From an optimization exercise on the open Yosys and OpenROAD flow, aimed at small area; shortcuts taken in it are not production practice.
Function was checked by simulation only, so behaviour that the tests miss may differ from the original.

==> flow/design.v <==
module filter(
    input   clock,
    input   rst_n,
    input   w_en_n,          
    input   [7 : 0] p,
    input   [15: 0] addr,
    input   x_valid_n,
    input   [7 : 0] x,
    output  reg [7 : 0] y
    );
    reg [8*8-1 : 0] param;   
    reg [7*8-1 : 0] x_arr;   
    always @ (posedge clock or negedge rst_n) begin
        if (~rst_n) begin
            param <= 64'd0;
        end
        else if (~w_en_n) begin
            case(addr[3 : 0])
            4'b0000: param[7 : 0] <= p;
            4'b0001: param[15: 8] <= p;
            4'b0010: param[23:16] <= p;
            4'b0011: param[31:24] <= p;
            4'b0100: param[39:32] <= p;
            4'b0101: param[47:40] <= p;
            4'b0110: param[55:48] <= p;
            4'b0111: param[63:56] <= p;
            endcase
        end
    end
    always @ (posedge clock or negedge rst_n) begin
        if (~rst_n) begin
            x_arr <= 56'd0;
        end
        else if (~x_valid_n) begin
            x_arr <= {x_arr[47: 0], (x & param[63:56])};
        end
    end
    always @ (posedge clock or negedge rst_n) begin
        if (~rst_n) begin
            y <= 8'd0;
        end
        else begin
            y <= x_arr[7 : 0] * param[7 : 0] +
                 x_arr[15: 8] * param[15: 8] +
                 x_arr[23:16] * param[23:16] +
                 x_arr[31:24] * param[31:24] +
                 x_arr[39:32] * param[39:32] +
                 x_arr[47:40] * param[47:40] +
                 x_arr[55:48] * param[55:48];
        end
    end
endmodule
module sqrt_amp (
    input   clock,
    input   rst_n,
    input   [7 : 0] data,
    output  reg [15: 0] ap
    );
    localparam [8*16-1 : 0] thresh = {
        8'd1, 8'd3, 8'd7, 8'd13, 8'd21, 8'd31, 8'd43, 8'd57,
        8'd75, 8'd91, 8'd111, 8'd133, 8'd157, 8'd183, 8'd201, 8'd241
    };
    genvar i;
    generate
        for (i = 0; i < 16; i = i + 1) begin: CMP
            always @ (posedge clock or negedge rst_n) begin
                if (~rst_n) begin
                    ap[15-i] <= 1'b0;
                end
                else begin
                    ap[15-i] <= data > thresh[(i+1)*8-1 -: 8];
                end
            end
        end
    endgenerate
endmodule
module timer(
    input   clock,
    input   rst_n,
    input   w_en_n,          
    input   [7 : 0] t,
    input   [15: 0] addr,
    output  reg [5 : 0] hour,
    output  reg [5 : 0] minute
    );
    localparam CLK_FREQ = 1;  
    reg [31: 0] counter;
    always @ (posedge clock or negedge rst_n) begin
        if (~rst_n) begin
            counter <= 32'd0;
        end
        else if (counter == CLK_FREQ * 60 - 1) begin
            counter <= 32'd0;
        end
        else begin
            counter <= counter + 32'd1;
        end
    end
    always @ (posedge clock or negedge rst_n) begin
        if (~rst_n) begin
            hour    <= 6'd0;
            minute  <= 6'd0;
        end
        else if (~w_en_n) begin   
            if (addr[3 : 0] == 4'b1000) begin
                hour    <= t;
                minute  <= minute;
            end
            else if (addr[3 : 0] == 4'b1001) begin
                hour    <= hour;
                minute  <= t;
            end
            else begin
                hour    <= hour;
                minute  <= minute;
            end
        end
        else if (counter == CLK_FREQ * 60 - 1) begin     
            if (minute == 6'd59) begin
                if (hour == 6'd23) begin
                    hour <= 6'd0;
                end
                else begin
                    hour    <= hour + 6'd1;
                end
                minute  <= 6'd0;
            end
            else begin
                hour    <= hour;
                minute  <= minute + 8'd1;
            end
        end
    end
endmodule
module hex2decdigi_8bit(
    input   clock,
    input   rst_n,
    input   [7 : 0] hex,
    output  reg [6 : 0] digi_0,
    output  reg [6 : 0] digi_1,
    output  reg [6 : 0] digi_2
    );
    localparam DIGI_0 = 7'b0111111;
    localparam DIGI_1 = 7'b0011000;
    localparam DIGI_2 = 7'b1110110;
    localparam DIGI_3 = 7'b1111100;
    localparam DIGI_4 = 7'b1011001;
    localparam DIGI_5 = 7'b1101101;
    localparam DIGI_6 = 7'b1101111;
    localparam DIGI_7 = 7'b0111000;
    localparam DIGI_8 = 7'b1111111;
    localparam DIGI_9 = 7'b1111101;
    localparam DIGI_X = 7'b0000000;
    reg [6 : 0] res_2;
    reg [3 : 0] res_1;
    reg [6 : 0] digi_2_d1, digi_2_d2, digi_1_d1;
    always @ (posedge clock or negedge rst_n) begin
        if (~rst_n) begin
            digi_2_d1 <= DIGI_X;
            res_2  <= 7'd0;
        end
        else begin
            if (hex >= 8'd200) begin
                digi_2_d1 <= DIGI_2;
                res_2  <= hex - 8'd200;
            end
            else if (hex >= 8'd100) begin
                digi_2_d1 <= DIGI_1;
                res_2  <= hex - 8'd100;
            end
            else begin
                digi_2_d1 <= DIGI_0;
                res_2  <= hex;
            end
        end
    end
    always @ (posedge clock or negedge rst_n) begin
        if (~rst_n) begin
            digi_1_d1 <= DIGI_X;
            res_1  <= 4'd0;
        end
        else begin
            if (res_2 >= 7'd90) begin
                digi_1_d1 <= DIGI_9;
                res_1  <= res_2 - 7'd90;
            end
            else if (res_2 >= 7'd80) begin
                digi_1_d1 <= DIGI_8;
                res_1  <= res_2 - 7'd80;
            end
            else if (res_2 >= 7'd70) begin
                digi_1_d1 <= DIGI_7;
                res_1  <= res_2 - 7'd70;
            end
            else if (res_2 >= 7'd60) begin
                digi_1_d1 <= DIGI_6;
                res_1  <= res_2 - 7'd60;
            end
            else if (res_2 >= 7'd50) begin
                digi_1_d1 <= DIGI_5;
                res_1  <= res_2 - 7'd50;
            end
            else if (res_2 >= 7'd40) begin
                digi_1_d1 <= DIGI_4;
                res_1  <= res_2 - 7'd40;
            end
            else if (res_2 >= 7'd30) begin
                digi_1_d1 <= DIGI_3;
                res_1  <= res_2 - 7'd30;
            end
            else if (res_2 >= 7'd20) begin
                digi_1_d1 <= DIGI_2;
                res_1  <= res_2 - 7'd20;
            end
            else if (res_2 >= 7'd10) begin
                digi_1_d1 <= DIGI_1;
                res_1  <= res_2 - 7'd10;
            end
            else begin
                digi_1_d1 <= DIGI_0;
                res_1  <= res_2[3 : 0];
            end
        end
    end
    always @ (posedge clock or negedge rst_n) begin
        if (~rst_n) begin
            digi_0 <= DIGI_X;
        end
        else begin
            case (res_1)
            4'd0: digi_0 <= DIGI_0;
            4'd1: digi_0 <= DIGI_1;
            4'd2: digi_0 <= DIGI_2;
            4'd3: digi_0 <= DIGI_3;
            4'd4: digi_0 <= DIGI_4;
            4'd5: digi_0 <= DIGI_5;
            4'd6: digi_0 <= DIGI_6;
            4'd7: digi_0 <= DIGI_7;
            4'd8: digi_0 <= DIGI_8;
            4'd9: digi_0 <= DIGI_9;
            default:
                digi_0 <= DIGI_X;
            endcase
        end
    end
    always @ (posedge clock) begin
        digi_2_d2 <= digi_2_d1;
        digi_2    <= digi_2_d2;
        digi_1    <= digi_1_d1;
    end
endmodule
module hex2decdigi_6bit(
    input   clock,
    input   rst_n,
    input   [5 : 0] hex,
    output  reg [6 : 0] digi_0,
    output  reg [6 : 0] digi_1
    );
    localparam DIGI_0 = 7'b0111111;
    localparam DIGI_1 = 7'b0011000;
    localparam DIGI_2 = 7'b1110110;
    localparam DIGI_3 = 7'b1111100;
    localparam DIGI_4 = 7'b1011001;
    localparam DIGI_5 = 7'b1101101;
    localparam DIGI_6 = 7'b1101111;
    localparam DIGI_7 = 7'b0111000;
    localparam DIGI_8 = 7'b1111111;
    localparam DIGI_9 = 7'b1111101;
    localparam DIGI_X = 7'b0000000;
    reg [3 : 0] res_1;
    reg [6 : 0] digi_1_d1;
    always @ (posedge clock or negedge rst_n) begin
        if (~rst_n) begin
            digi_1_d1 <= DIGI_X;
            res_1  <= 4'd0;
        end
        else begin
            if (hex >= 6'd60) begin
                digi_1_d1 <= DIGI_6;
                res_1  <= hex - 6'd60;
            end
            else if (hex >= 6'd50) begin
                digi_1_d1 <= DIGI_5;
                res_1  <= hex - 6'd50;
            end
            else if (hex >= 6'd40) begin
                digi_1_d1 <= DIGI_4;
                res_1  <= hex - 6'd40;
            end
            else if (hex >= 6'd30) begin
                digi_1_d1 <= DIGI_3;
                res_1  <= hex - 6'd30;
            end
            else if (hex >= 6'd20) begin
                digi_1_d1 <= DIGI_2;
                res_1  <= hex - 6'd20;
            end
            else if (hex >= 6'd10) begin
                digi_1_d1 <= DIGI_1;
                res_1  <= hex - 6'd10;
            end
            else begin
                digi_1_d1 <= DIGI_0;
                res_1  <= hex;
            end
        end
    end
    always @ (posedge clock or negedge rst_n) begin
        if (~rst_n) begin
            digi_0 <= DIGI_X;
        end
        else begin
            case (res_1)
            4'd0: digi_0 <= DIGI_0;
            4'd1: digi_0 <= DIGI_1;
            4'd2: digi_0 <= DIGI_2;
            4'd3: digi_0 <= DIGI_3;
            4'd4: digi_0 <= DIGI_4;
            4'd5: digi_0 <= DIGI_5;
            4'd6: digi_0 <= DIGI_6;
            4'd7: digi_0 <= DIGI_7;
            4'd8: digi_0 <= DIGI_8;
            4'd9: digi_0 <= DIGI_9;
            default:
                digi_0 <= DIGI_X;
            endcase
        end
    end
    always @ (posedge clock) begin
        digi_1 <= digi_1_d1;
    end
endmodule
module TH99CHLS (
    input   clk,
    input   rst_n,
    input   cs_n,            
    input   [7 : 0] abus,    
    input   ale,             
    input   r_n,             
    input   w_n,             
    input   [7 : 0] dbus,    
    input   pe_n,            
    input   [7 : 0] sig_in,  
    output  [6 : 0] sig_digi2,
    output  [6 : 0] sig_digi1,
    output  [6 : 0] sig_digi0,
    output  [6 : 0] hour_digi1,
    output  [6 : 0] hour_digi0,
    output  [6 : 0] minute_digi1,
    output  [6 : 0] minute_digi0,
    output  [15: 0] ap
    );
    reg     [15: 0] addr;
    reg     w_n_prev, cpu_wr_en_n;
    wire    [7 : 0] sig_out;
    wire    [5 : 0] hour_hex, minute_hex;
    always @ (posedge clk or negedge rst_n) begin
        if (~rst_n) begin
            addr <= 16'd0;
        end
        else if (ale && ~cs_n) begin
            addr <= {abus, dbus};
        end
    end
    always @ (posedge clk) begin
        w_n_prev <= w_n;
    end
    always @ (posedge clk or negedge rst_n) begin
        if (~rst_n) begin
            cpu_wr_en_n <= 1'b1;
        end
        else begin
            cpu_wr_en_n <= !(w_n && !w_n_prev && !cs_n);
        end
    end
    filter filter_inst (
        .clock  (clk      ),
        .rst_n  (rst_n      ),
        .w_en_n (cpu_wr_en_n),
        .p      (dbus       ),
        .addr   (addr       ),
        .x_valid_n(pe_n       ),
        .x      (sig_in     ),
        .y      (sig_out    )
    );
    sqrt_amp sqrt_amp_inst (
        .clock  (clk  ),
        .rst_n  (rst_n  ),
        .data   (sig_out),
        .ap     (ap     )
    );
    timer timer_inst (
        .clock  (clk      ),
        .rst_n  (rst_n      ),
        .w_en_n (cpu_wr_en_n),
        .t      (dbus       ),
        .addr   (addr       ),
        .hour   (hour_hex   ),
        .minute (minute_hex )
    );
    hex2decdigi_8bit sig_out_encoder (
        .clock  (clk  ),
        .rst_n  (rst_n  ),
        .hex    (sig_out),
        .digi_0 (sig_digi0),
        .digi_1 (sig_digi1),
        .digi_2 (sig_digi2)
    );
    hex2decdigi_6bit hour_encoder (
        .clock  (clk  ),
        .rst_n  (rst_n  ),
        .hex    (hour_hex  ),
        .digi_0 (hour_digi0),
        .digi_1 (hour_digi1)
    );
    hex2decdigi_6bit minute_encoder (
        .clock  (clk  ),
        .rst_n  (rst_n  ),
        .hex    (minute_hex  ),
        .digi_0 (minute_digi0),
        .digi_1 (minute_digi1)
    );
endmodule
==> flow/run.sh <==
#!/bin/bash
# synth_recipe.tcl (not shown) runs the flow's synth.tcl, then flattens the netlist and writes it again
# the make line also repeats each setting of config.mk as NAME=value (left out here)
make -C /OpenROAD-flow-scripts/flow DESIGN_CONFIG=/design/flow/config.mk WORK_HOME=/design/flow/orfs CLKGATE_MAP_FILE= SYNTH_SCRIPT=/design/flow/synth_recipe.tcl finish
==> flow/config.mk <==
export PLATFORM = sky130hd
export DESIGN_NAME = TH99CHLS
export DESIGN_NICKNAME = TH99CHLS
export VERILOG_FILES = /design/flow/design.v
export SDC_FILE = /design/flow/constraint.sdc
export NUM_CORES = 4
export LEC_CHECK = 0
export CAP_MARGIN = 20
export CORE_MARGIN = 2
export CORE_UTILIZATION = 40
export SLEW_MARGIN = 20
==> flow/constraint.sdc <==
create_clock -name core_clock -period 10.0 [get_ports {clk}]
set_input_delay 2.0000 -clock core_clock [delete_from_list [all_inputs] [get_ports {clk}]]
set_output_delay 2.0000 -clock core_clock [all_outputs]
set_load 0.01 [all_outputs]
==> impl_metrics.toml <==
[global_routing]
met2_usage_pct = 32.0
antenna_found_initial = 3
grt_start_max_net_pins = 114

[logic_synthesis]
synthTopCellsByCount = "dfrtp_1, nand2_1, inv_1, ha_1, fa_1"
yosysSeqAreaShare_pct = 36.7
synth-xor-area-share_pct = 7.17
synth.distinct_cells = 70
synth_edf_count = 0

[power_and_ir_drop]
p_sw_uw = 2310
maxPowerGroup = "combinational cells"
seqPwrFrac_pct = 31.4

[layout]
inverters = 230
n_fill_cell = 4379
final_cell_mix = "dfrtp_1, nand2_1, inv_1"
bufAreaShareNonClock_pct = 4.10
fin_util_pct = 45.9
area_growth_pct = 14.0
multi_input_area_share_pct = 50.7
num-nets-final = 2230
sh_seq_area_pct = 32.2

[drt]
wl_met1_mm = 19.7
first_pass_iters = 6
dr_wl_met3_mm = 2.26
routed_wl_mm = 45.4
via_count = 12953
route.met2.wl_mm = 22.0

[floorplan]
rows = 80
start_util_pct = 40.3
die_area_um2 = 49600

[min_path]
worstHoldStart = "sig_out_encoder.digi_2_d2[4]"
holdPathEnd = "sig_out_encoder.digi_2[4]"
hold_depth = 0

[placement]
preCtsSetupSlack_ns = 2.68
dp_hpwl_mm = 33.8

[clocking]
cts_tree = "yes"
h-tree-depth = 2
clk_pin_slew_worst_paths_ns = 0.06

[setup_path]
path_common_cell = "fa_1"
startpoint = "filter_inst.x_arr[33]"
ff2ff_path_depth = 23
end_kind = "flip-flop"
path_depth = 23

[sta]
worst_slack_ns = 2.67
hold_violations = 0
period_share_pct = 73.3

[run_status]
outcome = "timing/DRC/antenna clean"

[flow_run]
maxCapViolCount = 0
ff_map.png
(3 px per um) Other sequential cells in the stronger gray, the rest of the logic in the fainter gray.
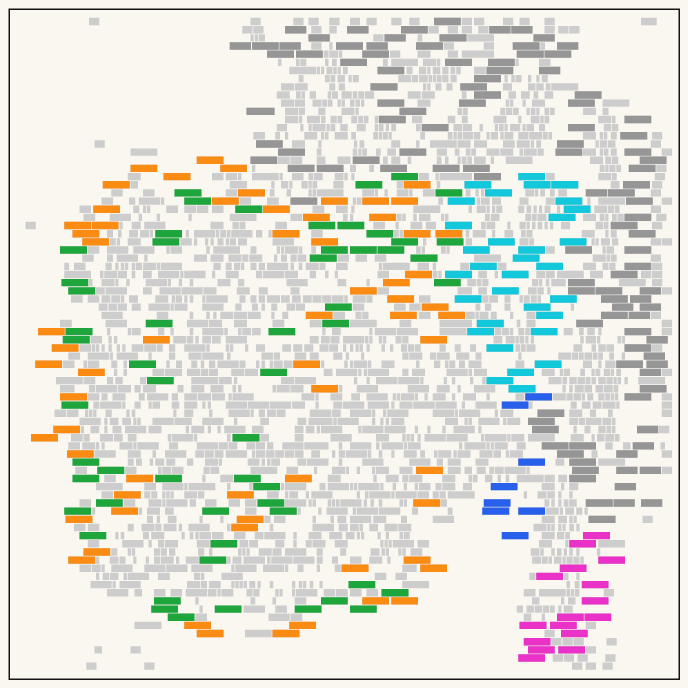
| signal | color | placed flops |
|---|---|---|
| filter_inst.param | orange | 64 |
| filter_inst.y | blue | 8 |
| timer_inst.counter | cyan | 32 |
| filter_inst.x_arr | green | 56 |
| sqrt_amp_inst.ap | magenta | 16 |

gates.png
(2 px per um)
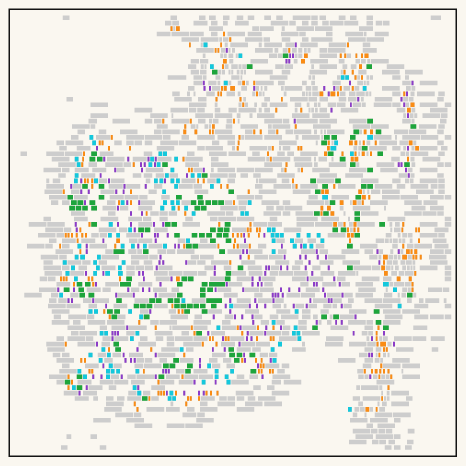
| family | color | cells | most used |
|---|---|---|---|
| xor and xnor cells | green | 152 | xnor2_1 |
| nand cells | orange | 284 | nand2_1 |
| and/or cells | cyan | 138 | and2_1 |
| inv cells | purple | 230 | inv_1 |

route_heat.png
(1.5 px per um) 22 x 22 tiles, from black (low) to pale yellow (high), scaled to the fullest tile. Values are wire area over tile area, all layers added.
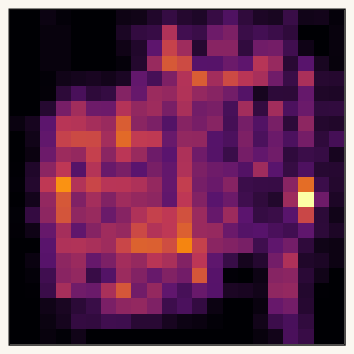
emptiest ninth of the die: upper left
densest ninth of the die: center
fullest tile: 0.64

m3.png
(2 px per um)
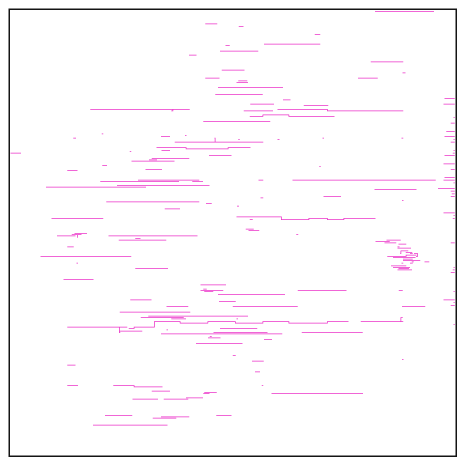
wire length on this layer: 2260 um
nets with wire on the layer: 119
share of all routed wire: 5.0%

[what the ideal ports hide]
How much do the figures lean on ideal ports? The routed layout below was timed once more, with nothing changed but the port constraints. Step 1, drivers: a clkbuf_16 drives clk and a buf_2 each remaining input, both assumed. Step 2 also shifts input and output timing later by t, the mid clock arrival at the registers, as if the neighbouring blocks saw the same clock. Three values: ideal ports, drivers, drivers and shift; two values: the first two.
shift t [ns]: 0.605
setup slack, ns: 2.666 / 2.666 / 2.666
worst setup path after step 2: register to register
After both steps setup and hold are still met in this run. The setup slack of this run moves by 0.000 ns with the drivers and by 0.000 ns with both steps.
